What follows belongs to an exercise in optimizing a design on an open flow for small area and few clock cycles per item; a production flow would make more cautious choices. Only simulation tests tie the RTL to the original design; equivalence was not proved. No activity file was given, so power comes from the tool's default toggle rates.

`flow/design.v`:
```
module dog_dt_rd(
	input 				clk,
	input 				rst_n, 
	input				start,
	output				ram0_rd_valid_out,
	output 	[15:0]		ram0_rd_addr_out,
	output				ram1_rd_valid_out,
	output 	[15:0]		ram1_rd_addr_out,
	output				ram2_rd_valid_out,	
	output 	[15:0]		ram2_rd_addr_out
);
	parameter	[9:0]	X_START = 10'h3fd; 	 
	parameter	[9:0]	X_END 	= 10'h102;	 
	reg [9:0]	reg_x;
	reg	[8:0]	reg_y;
	wire x_end_flag;
	wire y_end_flag;
	assign x_end_flag = (reg_x == X_END) ? 1'b1 : 1'b0;
	assign y_end_flag = (reg_y == 9'h1ff) ? 1'b1 : 1'b0;
	reg enable;
	reg end_flag;
	always @(posedge clk or negedge rst_n)
		if(!rst_n) 
			end_flag <= 1'b0;
		else if(x_end_flag && y_end_flag)
			end_flag <= 1'b1;
		else 
			end_flag <= 1'b0;
	always @(posedge clk or negedge rst_n)
		if(!rst_n) 
			enable	<= 1'b0;
		else if(start)  
			enable 	<= 1'b1;
		else if(end_flag)
			enable 	<= 1'b0;	
	always @(posedge clk or negedge rst_n)
		if(!rst_n)
			reg_x <= X_START;
		else if(end_flag | x_end_flag)
			reg_x <= X_START;
		else if(start | enable) 
			reg_x <= reg_x + 1;
	always @(posedge clk or negedge rst_n)
		if(!rst_n)
			reg_y <= 9'h0;
		else if(x_end_flag) 
			reg_y <= reg_y + 1;	
	reg 		ram0_valid_reg;
	reg [7:0] 	reg_x_tmp;
	reg [7:0] 	reg_y_tmp;
	assign ram0_rd_valid_out = ram0_valid_reg;
	assign ram1_rd_valid_out = enable ? (~ram0_rd_valid_out) : 1'b0;
	assign ram2_rd_valid_out = ram1_rd_valid_out;
	assign ram0_rd_addr_out = ram0_rd_valid_out ? {reg_y_tmp , reg_x_tmp} : 16'h0;
	assign ram1_rd_addr_out = ram1_rd_valid_out ? {reg_x_tmp , reg_y_tmp} : 16'b0;
	assign ram2_rd_addr_out = ram1_rd_addr_out;
	always @(posedge clk or negedge rst_n)
		if(!rst_n) 
			ram0_valid_reg <= 1'b0;
		else if(start)
			ram0_valid_reg <= 1'b1;
		else if(reg_y[8])
			ram0_valid_reg <= 1'b0;
	always @(posedge clk or negedge rst_n)
		if(!rst_n)
			reg_x_tmp <= 8'h0;
		else if(reg_x[9])
			reg_x_tmp <= (~reg_x[7:0]) + 1;
		else if(reg_x[8]) 
			reg_x_tmp <= (~reg_x[7:0]) + 8'hff; 
		else 
			reg_x_tmp <= reg_x[7:0];
	always @(posedge clk or negedge rst_n)
		if(!rst_n)
			reg_y_tmp <= 8'h0;
		else 
			reg_y_tmp <= reg_y[7:0];
endmodule
module dog_op(
	input 				clk,
	input 				rst_n,
	input				ram0_valid_in,   
	input	[7:0]		ram0_data_in,  	
	input				ram1_valid_in,   
	input	[7:0]		ram1_data_in,
	input			   	ram2_valid_in,
	input	[7:0]		ram2_data_in,
	output				ram1_valid_out,
	output	[7:0]		ram1_data_out,
	output				ram2_valid_out,
	output	[7:0]		ram2_data_out,
	output				dog_valid_out,
	output	[7:0]		dog_data_out
);
	parameter DELAY = 6;
	wire		gs_valid_in;
	wire [7:0]	gs7_data_in;
	wire [7:0]	gs3_data_in;
	assign gs_valid_in 	= ram0_valid_in ^ ram1_valid_in;
	assign gs7_data_in	= ram0_valid_in ? ram0_data_in : ram1_data_in; 
	assign gs3_data_in 	= ram0_valid_in ? ram0_data_in : ram2_data_in; 
	reg		[7:0]		gs7_data_0;
	reg		[7:0]		gs7_data_1;
	reg		[7:0]		gs7_data_2;
	reg		[7:0]		gs7_data_3;
	reg		[7:0]		gs7_data_4;
	reg		[7:0]		gs7_data_5;
	reg		[7:0]		gs7_data_6;
	always @(posedge clk or negedge rst_n)
		if(!rst_n) begin 
			gs7_data_0 <= 8'b0;
		    gs7_data_1 <= 8'b0;
		    gs7_data_2 <= 8'b0;
		    gs7_data_3 <= 8'b0;
		    gs7_data_4 <= 8'b0;
		    gs7_data_5 <= 8'b0;
		    gs7_data_6 <= 8'b0;
		end 
		else begin 
			gs7_data_0 <= gs7_data_in;		
            gs7_data_1 <= gs7_data_0 ;
		    gs7_data_2 <= gs7_data_1 ;
		    gs7_data_3 <= gs7_data_2 ;
		    gs7_data_4 <= gs7_data_3 ;
		    gs7_data_5 <= gs7_data_4 ;
		    gs7_data_6 <= gs7_data_5 ;
		end 
	reg		[7:0]		gs3_data_0;
	reg		[7:0]		gs3_data_1;
	reg		[7:0]		gs3_data_2;
	reg		[7:0]		gs3_data_3;
	reg		[7:0]		gs3_data_4;
	reg		[7:0]		gs3_data_5;
	reg		[7:0]		gs3_data_6;
	always @(posedge clk or negedge rst_n)
		if(!rst_n) begin 
			gs3_data_0 <= 8'b0;
		    gs3_data_1 <= 8'b0;
		    gs3_data_2 <= 8'b0;
		    gs3_data_3 <= 8'b0;
		    gs3_data_4 <= 8'b0;
		    gs3_data_5 <= 8'b0;
		    gs3_data_6 <= 8'b0;
		end 
		else begin 
			gs3_data_0 <= gs3_data_in;		
            gs3_data_1 <= gs3_data_0 ;
		    gs3_data_2 <= gs3_data_1 ;
		    gs3_data_3 <= gs3_data_2 ;
		    gs3_data_4 <= gs3_data_3 ;
		    gs3_data_5 <= gs3_data_4 ;
		    gs3_data_6 <= gs3_data_5 ;
		end
	reg 	[8:0] 		gs7_1_0; 	
	reg 	[12:0] 		gs7_1_1;	
	reg 	[8:0] 		gs7_1_2;
	reg 	[8:0] 		gs7_1_3;
	reg 	[12:0]		gs7_2_0;
	reg		[11:0]		gs7_2_1;
	reg		[12:0]		gs7_2_2;
	reg		[13:0]		gs7_3_0;
	reg		[12:0]		gs7_3_1;
	reg 	[13:0]		gs7_4_0;
	reg 	[7:0]		gs7_5_0;
	always @(posedge clk or negedge rst_n)
		if(!rst_n) begin 
			gs7_1_0 <= 	0;
		    gs7_1_1 <= 	0;
		    gs7_1_2 <= 	0;
		    gs7_1_3 <= 	0;
		end 
		else begin 
			gs7_1_0 <= 	{1'b0 , gs7_data_0 			} + {1'b0 , gs7_data_6 			};
		    gs7_1_1 <= 	{1'b0 ,	gs7_data_3 , 4'b0	} + {3'b0 , gs7_data_3 , 2'b0	};
		    gs7_1_2 <= 	{1'b0 , gs7_data_1 			} + {1'b0 , gs7_data_5 			};
		    gs7_1_3 <= 	{1'b0 , gs7_data_2 			} + {1'b0 , gs7_data_4 			};
		end
	always @(posedge clk or negedge rst_n)
		if(!rst_n) begin 
			gs7_2_0 <= 	0;
		    gs7_2_1	<= 	0;
		    gs7_2_2	<= 	0;
		end 
		else begin 
			gs7_2_0 <= 	{4'b0 , gs7_1_0 			} + {	 	gs7_1_1				};
		    gs7_2_1 <=  {1'b0 ,	gs7_1_2 , 2'b0		} + {2'b0 , gs7_1_2 , 1'b0		};
		    gs7_2_2 <=  {   	gs7_1_3 , 4'b0		} + {4'hf , ~gs7_1_3 			};
		end 
	always @(posedge clk or negedge rst_n)
		if(!rst_n) begin 
			gs7_3_0 <= 	0;
			gs7_3_1 <= 	0;
		end 
		else begin 
			gs7_3_0 <=  {		gs7_2_0				} + {1'b0 , gs7_2_1				}; 
			gs7_3_1 <= 	{       gs7_2_2 			} + 1							 ; 
		end 	
	always @(posedge clk or negedge rst_n)
		if(!rst_n) 
			gs7_4_0 <= 	0;
		else
			gs7_4_0 <= 	{1'b0 , gs7_3_0 			} + {1'b0 , gs7_3_1				}; 
	always @(posedge clk or negedge rst_n)
		if(!rst_n) 
			gs7_5_0 <= 	8'b0;
		else
			gs7_5_0 <= 	gs7_4_0[13:6] + gs7_4_0[5]; 
	reg 	[9:0] 		gs3_1_0; 	
	reg 	[7:0] 		gs3_1_1; 	
	reg		[9:0]		gs3_2_0;
	reg 	[7:0]		gs3_3_0;
	always @(posedge clk or negedge rst_n)
		if(!rst_n) begin 
			gs3_1_0 <= 	0;
		    gs3_1_1 <= 	0;
		end 
		else begin 
			gs3_1_0 <= 	{2'b0 , gs3_data_4 		} + {1'b0 ,	gs3_data_5 , 1'b0};
		    gs3_1_1 <= 	gs3_data_6;
		end	
	always @(posedge clk or negedge rst_n)
		if(!rst_n)
			gs3_2_0 <= 	0;
		else 
			gs3_2_0 <= 	{ 		gs3_1_0			} + {2'b0 , gs3_1_1			};		
	always @(posedge clk or negedge rst_n)
		if(!rst_n)
			gs3_3_0 <= 0;
		else 
			gs3_3_0 <= 	gs3_2_0[9:2] + gs3_2_0[1];
	reg 	[8:0] 		dog_tmp_r;
	reg 	[7:0] 		dog_out_r;
	assign ram1_data_out 	= gs7_5_0;
	assign ram2_data_out 	= gs3_3_0;
	assign dog_data_out	 	= dog_out_r;	
	always @(posedge clk or negedge rst_n)
		if(!rst_n) begin 
			dog_tmp_r <= 0;
			dog_out_r <= 0;
		end 
		else begin 
			dog_tmp_r <= {1'b0 , gs3_3_0		} + {1'b0 , ~gs7_5_0		}; 	
			dog_out_r <= dog_tmp_r[7:0] + 129;
		end 
	reg [DELAY:1]	ram_valid_shift_r;
	reg [DELAY+2:1]	dog_valid_shift_r;
	assign ram1_valid_out	= ram_valid_shift_r[DELAY];
	assign ram2_valid_out	= ram_valid_shift_r[DELAY];
	assign dog_valid_out	= dog_valid_shift_r[DELAY+2];
	always @(posedge clk or negedge rst_n)
		if(!rst_n)
			ram_valid_shift_r <= 0;
		else 
			ram_valid_shift_r <= {ram_valid_shift_r[DELAY - 1:1] , ram0_valid_in};
	always @(posedge clk or negedge rst_n)
		if(!rst_n)
			dog_valid_shift_r <= 0;
		else 
			dog_valid_shift_r <= {dog_valid_shift_r[DELAY + 1:1] , ram1_valid_in};	
endmodule
module dog_dt_wr(
	input 				clk,
	input 				rst_n,
	input 				ram1_wr_valid_in,
	input 	[7:0]		ram1_wr_data_in,
	input 				ram2_wr_valid_in,
    input 	[7:0]		ram2_wr_data_in,
	input 				dog_wr_valid_in,
	input	[7:0]		dog_wr_data_in,
	output				ram1_wr_valid_out,
	output	[15:0]		ram1_wr_addr_out,
	output	[7:0]		ram1_wr_data_out,
	output				ram2_wr_valid_out,
	output	[15:0]		ram2_wr_addr_out,
	output	[7:0]		ram2_wr_data_out,
	output				done
);
	parameter	[8:0]	X_START = 9'h1fa;	 
	parameter	[8:0]	X_END 	= 9'hff;	 
	wire wr_valid_in;
	assign wr_valid_in = ram1_wr_valid_in ^ dog_wr_valid_in;
	assign ram1_wr_data_out = ram1_wr_data_in;
	assign ram2_wr_data_out = ram2_wr_valid_in ? ram2_wr_data_in : dog_wr_data_in;
	reg [8:0]	reg_x;		
	reg	[8:0]	reg_y;
	wire x_end_flag;
	wire y_end_flag;
	assign x_end_flag = (reg_x == 9'hff) ? 1'b1 : 1'b0;
	assign y_end_flag = (reg_y == 9'h1ff) ? 1'b1 : 1'b0;
	assign ram1_wr_addr_out = reg_y[8] ? 16'h00fa					: {reg_y[7:0] , reg_x[7:0]};
	assign ram2_wr_addr_out = reg_y[8] ? {reg_x[7:0] , reg_y[7:0]} 	: {reg_y[7:0] , reg_x[7:0]};
	always @(posedge clk or negedge rst_n)
		if(!rst_n) 
			reg_x <= X_START;
		else if(x_end_flag)
			reg_x <= X_START;
		else if(wr_valid_in)  
			reg_x <= reg_x + 1;
	always @(posedge clk or negedge rst_n)
		if(!rst_n) 
			reg_y	<= 9'b0;
		else if(x_end_flag)  
			reg_y 	<= reg_y + 1;
	assign ram1_wr_valid_out = ram1_wr_valid_in & (~reg_x[8]);
	assign ram2_wr_valid_out = wr_valid_in & (~reg_x[8]);
	assign done = x_end_flag && y_end_flag;  
endmodule
module dog_top(
	input 				clk					,
	input 				rst_n               ,
	input				start               ,
	input				ram0_valid_in       ,
	input	[7:0]		ram0_data_in        ,
	input				ram1_valid_in       ,
	input	[7:0]		ram1_data_in	    ,
	input				ram2_valid_in       ,		
	input	[7:0]		ram2_data_in	    ,	
	output	[15:0]		ram0_rd_addr_o	    ,
	output				ram0_rd_valid_o     ,
	output	[15:0]		ram1_rd_addr_o      ,
	output				ram1_rd_valid_o     ,
	output	[15:0]		ram2_rd_addr_o      ,
	output				ram2_rd_valid_o     ,
	output				ram1_wr_valid_o 	,
	output  [15:0]      ram1_wr_addr_o      ,
	output  [7:0]       ram1_wr_data_o      ,
	output				ram2_wr_valid_o 	,
	output  [15:0]      ram2_wr_addr_o      ,
	output  [7:0]       ram2_wr_data_o      ,
	output 				done
);
	wire 			ram1_wr_valid_op;
	wire [7:0]		ram1_wr_data_op ;
	wire 			ram2_wr_valid_op;
	wire [7:0]		ram2_wr_data_op ;
	wire 			dog_wr_valid_op;
	wire [7:0]		dog_wr_data_op ;
	dog_dt_rd	u_dog_dt_rd(
		.clk				(	clk					),
		.rst_n              (	rst_n           	),
		.start              (	start           	),
		.ram0_rd_valid_out  (	ram0_rd_valid_o 	),
		.ram0_rd_addr_out   (   ram0_rd_addr_o 		),
		.ram1_rd_valid_out  (   ram1_rd_valid_o 	),
		.ram1_rd_addr_out   (   ram1_rd_addr_o		),
		.ram2_rd_valid_out  (   ram2_rd_valid_o 	),
	    .ram2_rd_addr_out   (   ram2_rd_addr_o		)
	);	
	dog_op 	u_dog_op(	
		.clk				(	clk					),	
		.rst_n       		(	rst_n				),
		.ram0_valid_in 		(	ram0_valid_in   	),	
		.ram0_data_in  		(	ram0_data_in  		),	
		.ram1_valid_in 		(	ram1_valid_in   	),	
		.ram1_data_in  		(	ram1_data_in		),
		.ram2_valid_in 		(	ram2_valid_in   	),
		.ram2_data_in  		(	ram2_data_in		),
		.ram1_valid_out		(	ram1_wr_valid_op    ),
		.ram1_data_out		(	ram1_wr_data_op     ),
		.ram2_valid_out		(	ram2_wr_valid_op    ),
		.ram2_data_out		(	ram2_wr_data_op     ),
		.dog_valid_out		(	dog_wr_valid_op 	),
	    .dog_data_out		(	dog_wr_data_op  	)
	);
	dog_dt_wr	u_dog_dt_wr(
		.clk				(	clk					),
		.rst_n              (	rst_n               ),
		.ram1_wr_valid_in   (	ram1_wr_valid_op    ),
		.ram1_wr_data_in    (	ram1_wr_data_op     ),
		.ram2_wr_valid_in   (	ram2_wr_valid_op    ),
		.ram2_wr_data_in    (	ram2_wr_data_op     ),
		.dog_wr_valid_in   	(	dog_wr_valid_op    	),
		.dog_wr_data_in    	(	dog_wr_data_op     	),
		.ram1_wr_valid_out  (	ram1_wr_valid_o   	),
		.ram1_wr_addr_out   (   ram1_wr_addr_o    	),
		.ram1_wr_data_out   (   ram1_wr_data_o    	),
		.ram2_wr_valid_out  (	ram2_wr_valid_o   	),
		.ram2_wr_addr_out   (   ram2_wr_addr_o    	),
		.ram2_wr_data_out   (   ram2_wr_data_o    	),		
		.done               (	done                )
	);
endmodule 
```
`flow/run.sh`:
```
#!/bin/bash
# synth_recipe.tcl (not shown) runs the flow's synth.tcl, then flattens the netlist and writes it again
# the make line also repeats each setting of config.mk as NAME=value (left out here)
make -C /OpenROAD-flow-scripts/flow DESIGN_CONFIG=/design/flow/config.mk WORK_HOME=/design/flow/orfs CLKGATE_MAP_FILE= SYNTH_SCRIPT=/design/flow/synth_recipe.tcl finish
```
`flow/config.mk`:
```
export PLATFORM = sky130hd
export DESIGN_NAME = dog_top
export DESIGN_NICKNAME = dog_top
export VERILOG_FILES = /design/flow/design.v
export SDC_FILE = /design/flow/constraint.sdc
export NUM_CORES = 4
export LEC_CHECK = 0
export CAP_MARGIN = 20
export CORE_MARGIN = 2
export CORE_UTILIZATION = 40
export PLACE_DENSITY = 0.6
export SLEW_MARGIN = 20
```
`flow/constraint.sdc`:
```
create_clock -name core_clock -period 5.0 [get_ports {clk}]
set_input_delay 1.0000 -clock core_clock [delete_from_list [all_inputs] [get_ports {clk}]]
set_output_delay 1.0000 -clock core_clock [all_outputs]
set_load 0.01 [all_outputs]
```
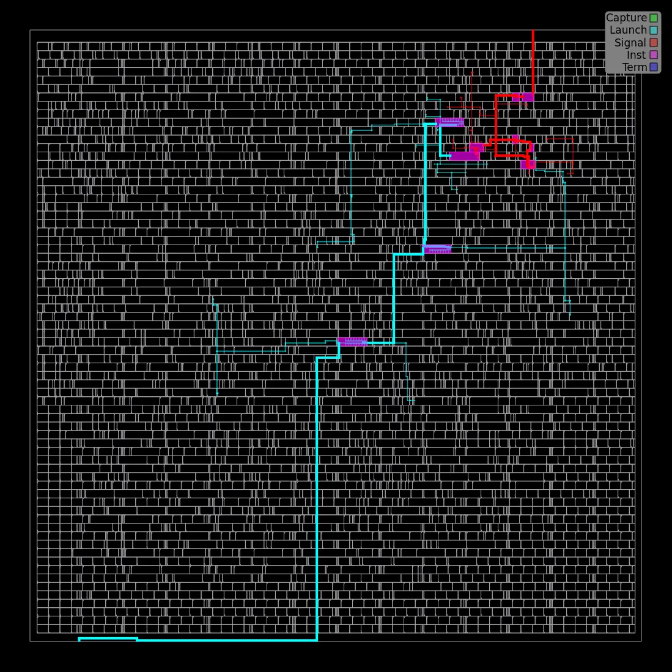
Fig. 1. Critical path on the layout.
fin crit period: 3.71 ns
final core utilization: 0.488
Post-Layout Cell Count: 1841

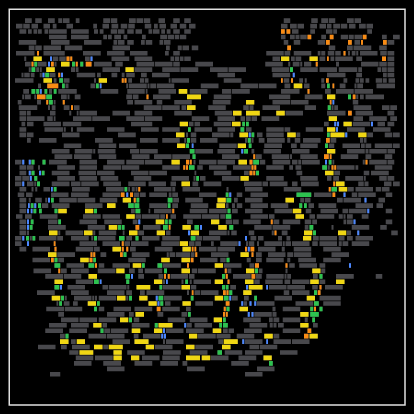
Fig. 2. Logic cells by family.
Drawn at 2 px/µm.
Key: adder and majority cells = yellow [cells 123, most used ha_1]; inverting AOI/OAI gates = green [cells 133, most used o21ai_0]; NOR gates = orange [cells 108, most used nor2_1, where spread over the die]; inverters = blue [cells 68, most used inv_1]
most common cell after layout, fill and taps aside: dfrtp_1
multi-input gate share of total cell area: 0.318

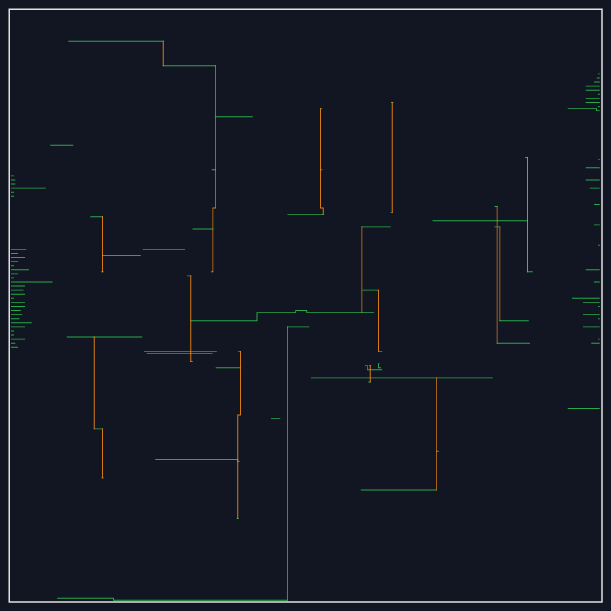
Fig. 3. Signal wires by layer.
Drawn at 3 px/µm. Only two layers are drawn.
Key: metal 3 = green [wire length 746 µm]; metal 4 = orange [wire length 599 µm]

==> summary.md <==
| Metric | Value |
|---|---|
| Critical path's largest stage delay | between 0.5 and 0.6 ns |
| Status | complete, no violations |
| First-pass GRT wire length | about 43 mm |
| Filler instances | 3199 |
| Net Sw Power | around 3.1 mW |
| Total global-route track usage | 0.135 |
| Dpl cells | 1775 |
| P_leak | roughly 8.3 nW |
| Most flop-heavy register | u_dog_op.gs7_3_0 |
| Synthesis Warnings | 3 |
| Peak fanout along the critical path | 16 |
| Mapped Cells | about 1200 |
| Yosys reg bits | between 300 and 400 |
| Crit share post-route | 0.741 |
| Die height | roughly 200 µm |
| Die X | ~200 µm |
| Max Cap Violations | 0 |
| Setup TNS Final | 0 ns |
| Final Max Tran Viols | 0 |
| Via count | 8696 |
| Antenna violations before repair | 0 |
| Unrepaired setup endpoints after global routing | false |
| Seq pwr share | 0.407 |
| Final HPWL DP | ~18 mm |
| CTS tree | built |
| Hold Path Class | register to register |
| Cell Pwr Density | between 500 and 600 nW/µm² |
| Post_cts resized | 0 |
| GRT overflow | 0 |
| Mapped Area | 14900 µm² |
| Slowest stage cell, crit path | dfstp_2 |
| Cell Int Power | 6.97 mW |
| CTS Buffer Depth | 3 |
| Post-Route WL | approximately 25 mm |
| Hold buffer count at CTS | 0 |
| Storage cell area | about 9000 µm² |
| Hold Vio Cnt, Final | 0 |
| Rel. slew slack | 0.356 |
| Largest register FFs | 14 |
| Crit path buf inv count | 1 |
| Ys flop type | dfrtp_1 |
| Largest net degree at the start of global routing | about 120 |
| Die area | between 30000 and 40000 µm² |
| FFs w/ async S/R, synth | 1.00 |
| Maximum vdd drop | 0.000251 V |
| Data arrival, critical path | around 2.7 ns |
| Synth-to-Final Area Change | 20.2% |
| Worst Skew | between 0.015 and 0.02 ns |
| Drt first pass iters | 4 |
| Placeable Area | ~37000 µm² |
| Share of layout cells above drive strength 1 | 0.0794 |
| Vias per cell | 4.72 |
| Crit path kind | register to output port |
| WHS | between 0.3 and 0.4 ns |
| Clock Latency Late Sink | 0.51 ns |
| Worst-margin pin slew | between 0.9 and 1 ns |
| Setup Viol. Count Final | 0 |
| Combinational Power Share | 0.317 |
| CP required | about 4 ns |
| Inserted Diodes | 0 |
| Syn_nets | around 1400 |
| Total CTS buffers | 37 |
| Synth cell types | 56 |
| Setup crit start kind | register |
| Initial core utilization | 0.406 |
| Detailed router's first-iteration violation count | around 340 |
| Seq/Total Area, Yosys | 0.587 |
| DRC Markers | 0 |
| Post-synth EDFFs | 0 |
| Vias in the first global route | 8851 |
| Sw Ratio | 0.311 |
| Clk Tree Root Cell | clkbuf_16 |
| Clk network pwr share | 0.277 |
| Crit path cell chain | ha_1 > nand3_1 > nor2_1 > ha_1 > and2_1 > clkdlybuf4s50_1 |
| Htree depth | 2 |
| CP top delay family | adder cells |
| Final net count | about 1500 |
| Setup Buffers After CTS | 0 |
| Syn_area_per_cell | 12.4 µm² |
| Drt wl/cell | approximately 14 µm |
| Footprint of the multi-input gates | 5700 µm² |
| Gpl congestion | 0.781 |
| Worst Setup End Kind | output port |
| Worst-path clk slew | ~0.060 ns |
| Num ports | approximately 130 |
| Row count | 70 |
| Port bufs | 130 |
| Remaining antenna violation count | 0 |
| Clk sink count | about 350 |
| Max Clock Freq | around 270 MHz |
| Most frequent cell on the critical path | ha_1 |
Testbench counts, summed over its fixed seeds: cycles 1,609,848, images 12.
Yosys cell counts, types with 3 or more instances:
master,number,area share
o21a_1,9,0.0045
nand2b_1,7,0.0029
o41ai_1,6,0.0035
buf_4,19,0.0096
a21oi_1,44,0.015
and3_1,10,0.0042
dfstp_2,16,0.028
xnor2_1,94,0.055
fa_1,11,0.015
o21ai_0,47,0.016
dfrtp_1,333,0.56
or2_2,7,0.0029
ha_1,112,0.094
o211ai_1,3,0.0015
and2_1,37,0.016
inv_1,68,0.017
a31oi_1,8,0.0034
mux2_2,16,0.012
nand4_1,15,0.0063
o21ai_1,3,0.0010
nor2b_1,19,0.0080
clkbuf_1,11,0.0028
o21bai_1,9,0.0045
nor3_1,15,0.0050
nor2_1,68,0.017
a21o_1,32,0.016
xor2_1,49,0.029
a21boi_0,3,0.0015
nand2_1,70,0.018
nand3_1,27,0.0091
or3_1,3,0.0013
kinds of logic (layout without fill, tap and decap cells):
| kind of cell | count (synthesis) | after routing | share of synthesized area |
|---|---|---|---|
| buffers and inverters | 101 | 268 | 0.0308 |
| AO/OA/AOI/OAI | 182 | 182 | 0.0779 |
| AND/OR/NAND/NOR | 290 | 290 | 0.0977 |
| adder cells (fa/ha/maj) | 123 | 123 | 0.109 |
| XOR/XNOR | 144 | 144 | 0.0851 |
| multiplexers | 17 | 17 | 0.0128 |
| flip-flops | 349 | 349 | 0.587 |
cell type report:
| cell class | instances | share of cell area |
|---|---|---|
| flip-flops and latches | 349 | 0.488 |
| multi-input cells | 756 | 0.318 |
| repair buffers | 134 | 0.0760 |
| clock buffers | 55 | 0.0617 |
| well taps | 468 | 0.0327 |
| inverters | 68 | 0.0142 |
| clock inverters | 11 | 0.00887 |
worst paths after layout:
path / start / endpoint / slack, ns / cells after the start
hold reg to reg: u_dog_op.gs3_data_2[6]$_DFF_PN0_ / u_dog_op.gs3_data_3[6]$_DFF_PN0_ / 0.34 / 0
hold / removal: u_dog_op.gs3_data_2[6]$_DFF_PN0_ / u_dog_op.gs3_data_3[6]$_DFF_PN0_ / 0.34 / 0
setup / recovery: u_dog_dt_wr.reg_x[1]$_DFFE_PN1P_ / done / 1.29 / 6
setup reg to reg: u_dog_op.gs7_2_1[1]$_DFF_PN0_ / u_dog_op.gs7_3_0[11]$_DFF_PN0_ / 2.71 / 8
min in group asynchronous: rst_n / u_dog_op.gs7_data_0[2]$_DFF_PN0_ / 0.55 / 1
max in group asynchronous: rst_n / u_dog_dt_wr.reg_x[5]$_DFFE_PN1P_ / 3.41 / 2
cell usage in the layout (no fill, tap or decap), types with 8 or more instances in the layout:
cell type and n:
fa_1 11, clkbuf_1 9, and3_1 10, a21o_1 32, nor2_1 68, ha_1 112, o21bai_1 9, nand4_1 15
mux2_2 16, xnor2_1 94, o21a_1 9, a31oi_1 8, clkdlybuf4s50_1 129, a21oi_1 44, nor2b_1 18, inv_1 68
xor2_1 49, and2_1 37, nand2_1 70, dfstp_2 16, o21ai_0 47, dfrtp_1 333, nand3_1 27, clkbuf_16 39
nor3_1 15
layer usage:
layer	global-route usage	routed length [µm]
met5	0	0
met2	0.220	11900
met4	0.0412	599
met3	0.0225	745
met1	0.187	11900
power groups by stage:
stage	registers, mW	logic [mW]	clock network [mW]
finish	4.12	3.20	2.80
global route	4.22	3.64	3.01
CTS	4.12	3.25	2.88
detailed placement	4.17	3.23	0
global placement	4.15	3.17	0
floorplan	3.98	2.44	0
metrics by stage:
stage | worst slack, ns | cell area, µm² | util | power (mW)
CTS | 1.02 | 17900 | 0.488 | 10.3
global placement | 1.71 | 16700 | 0.454 | 7.32
finish | 1.29 | 17900 | 0.488 | 10.1
floorplan | 2.20 | 14900 | - | 6.42
global route | 1.10 | 17900 | 0.488 | 10.9
detailed placement | 1.58 | 16700 | 0.454 | 7.40

==> what the ideal ports hide <==
How much do the figures lean on ideal ports? The routed layout below was timed once more, with nothing changed but the port constraints. Step 1 assumes that a clkbuf_16 drives the clock port and a buf_2 every other input. Step 2, shift: input delay + t, output delay - t, t = (earliest + latest rising clock arrival at the registers) / 2. This alone moves slack from input paths to output paths. Three values: ideal, step 1, step 2; two values: the first two.
t (ns): 0.553
setup WS [ns]: 1.294 / 1.246 / 1.799
worst register clock-pin slew, ns: 0.06 / 0.06
worst data-port slew with drivers (ns): 0.05
After both steps setup and hold are still met in this run. The setup slack of this run moves by -0.048 ns with the drivers and by +0.505 ns with both steps.
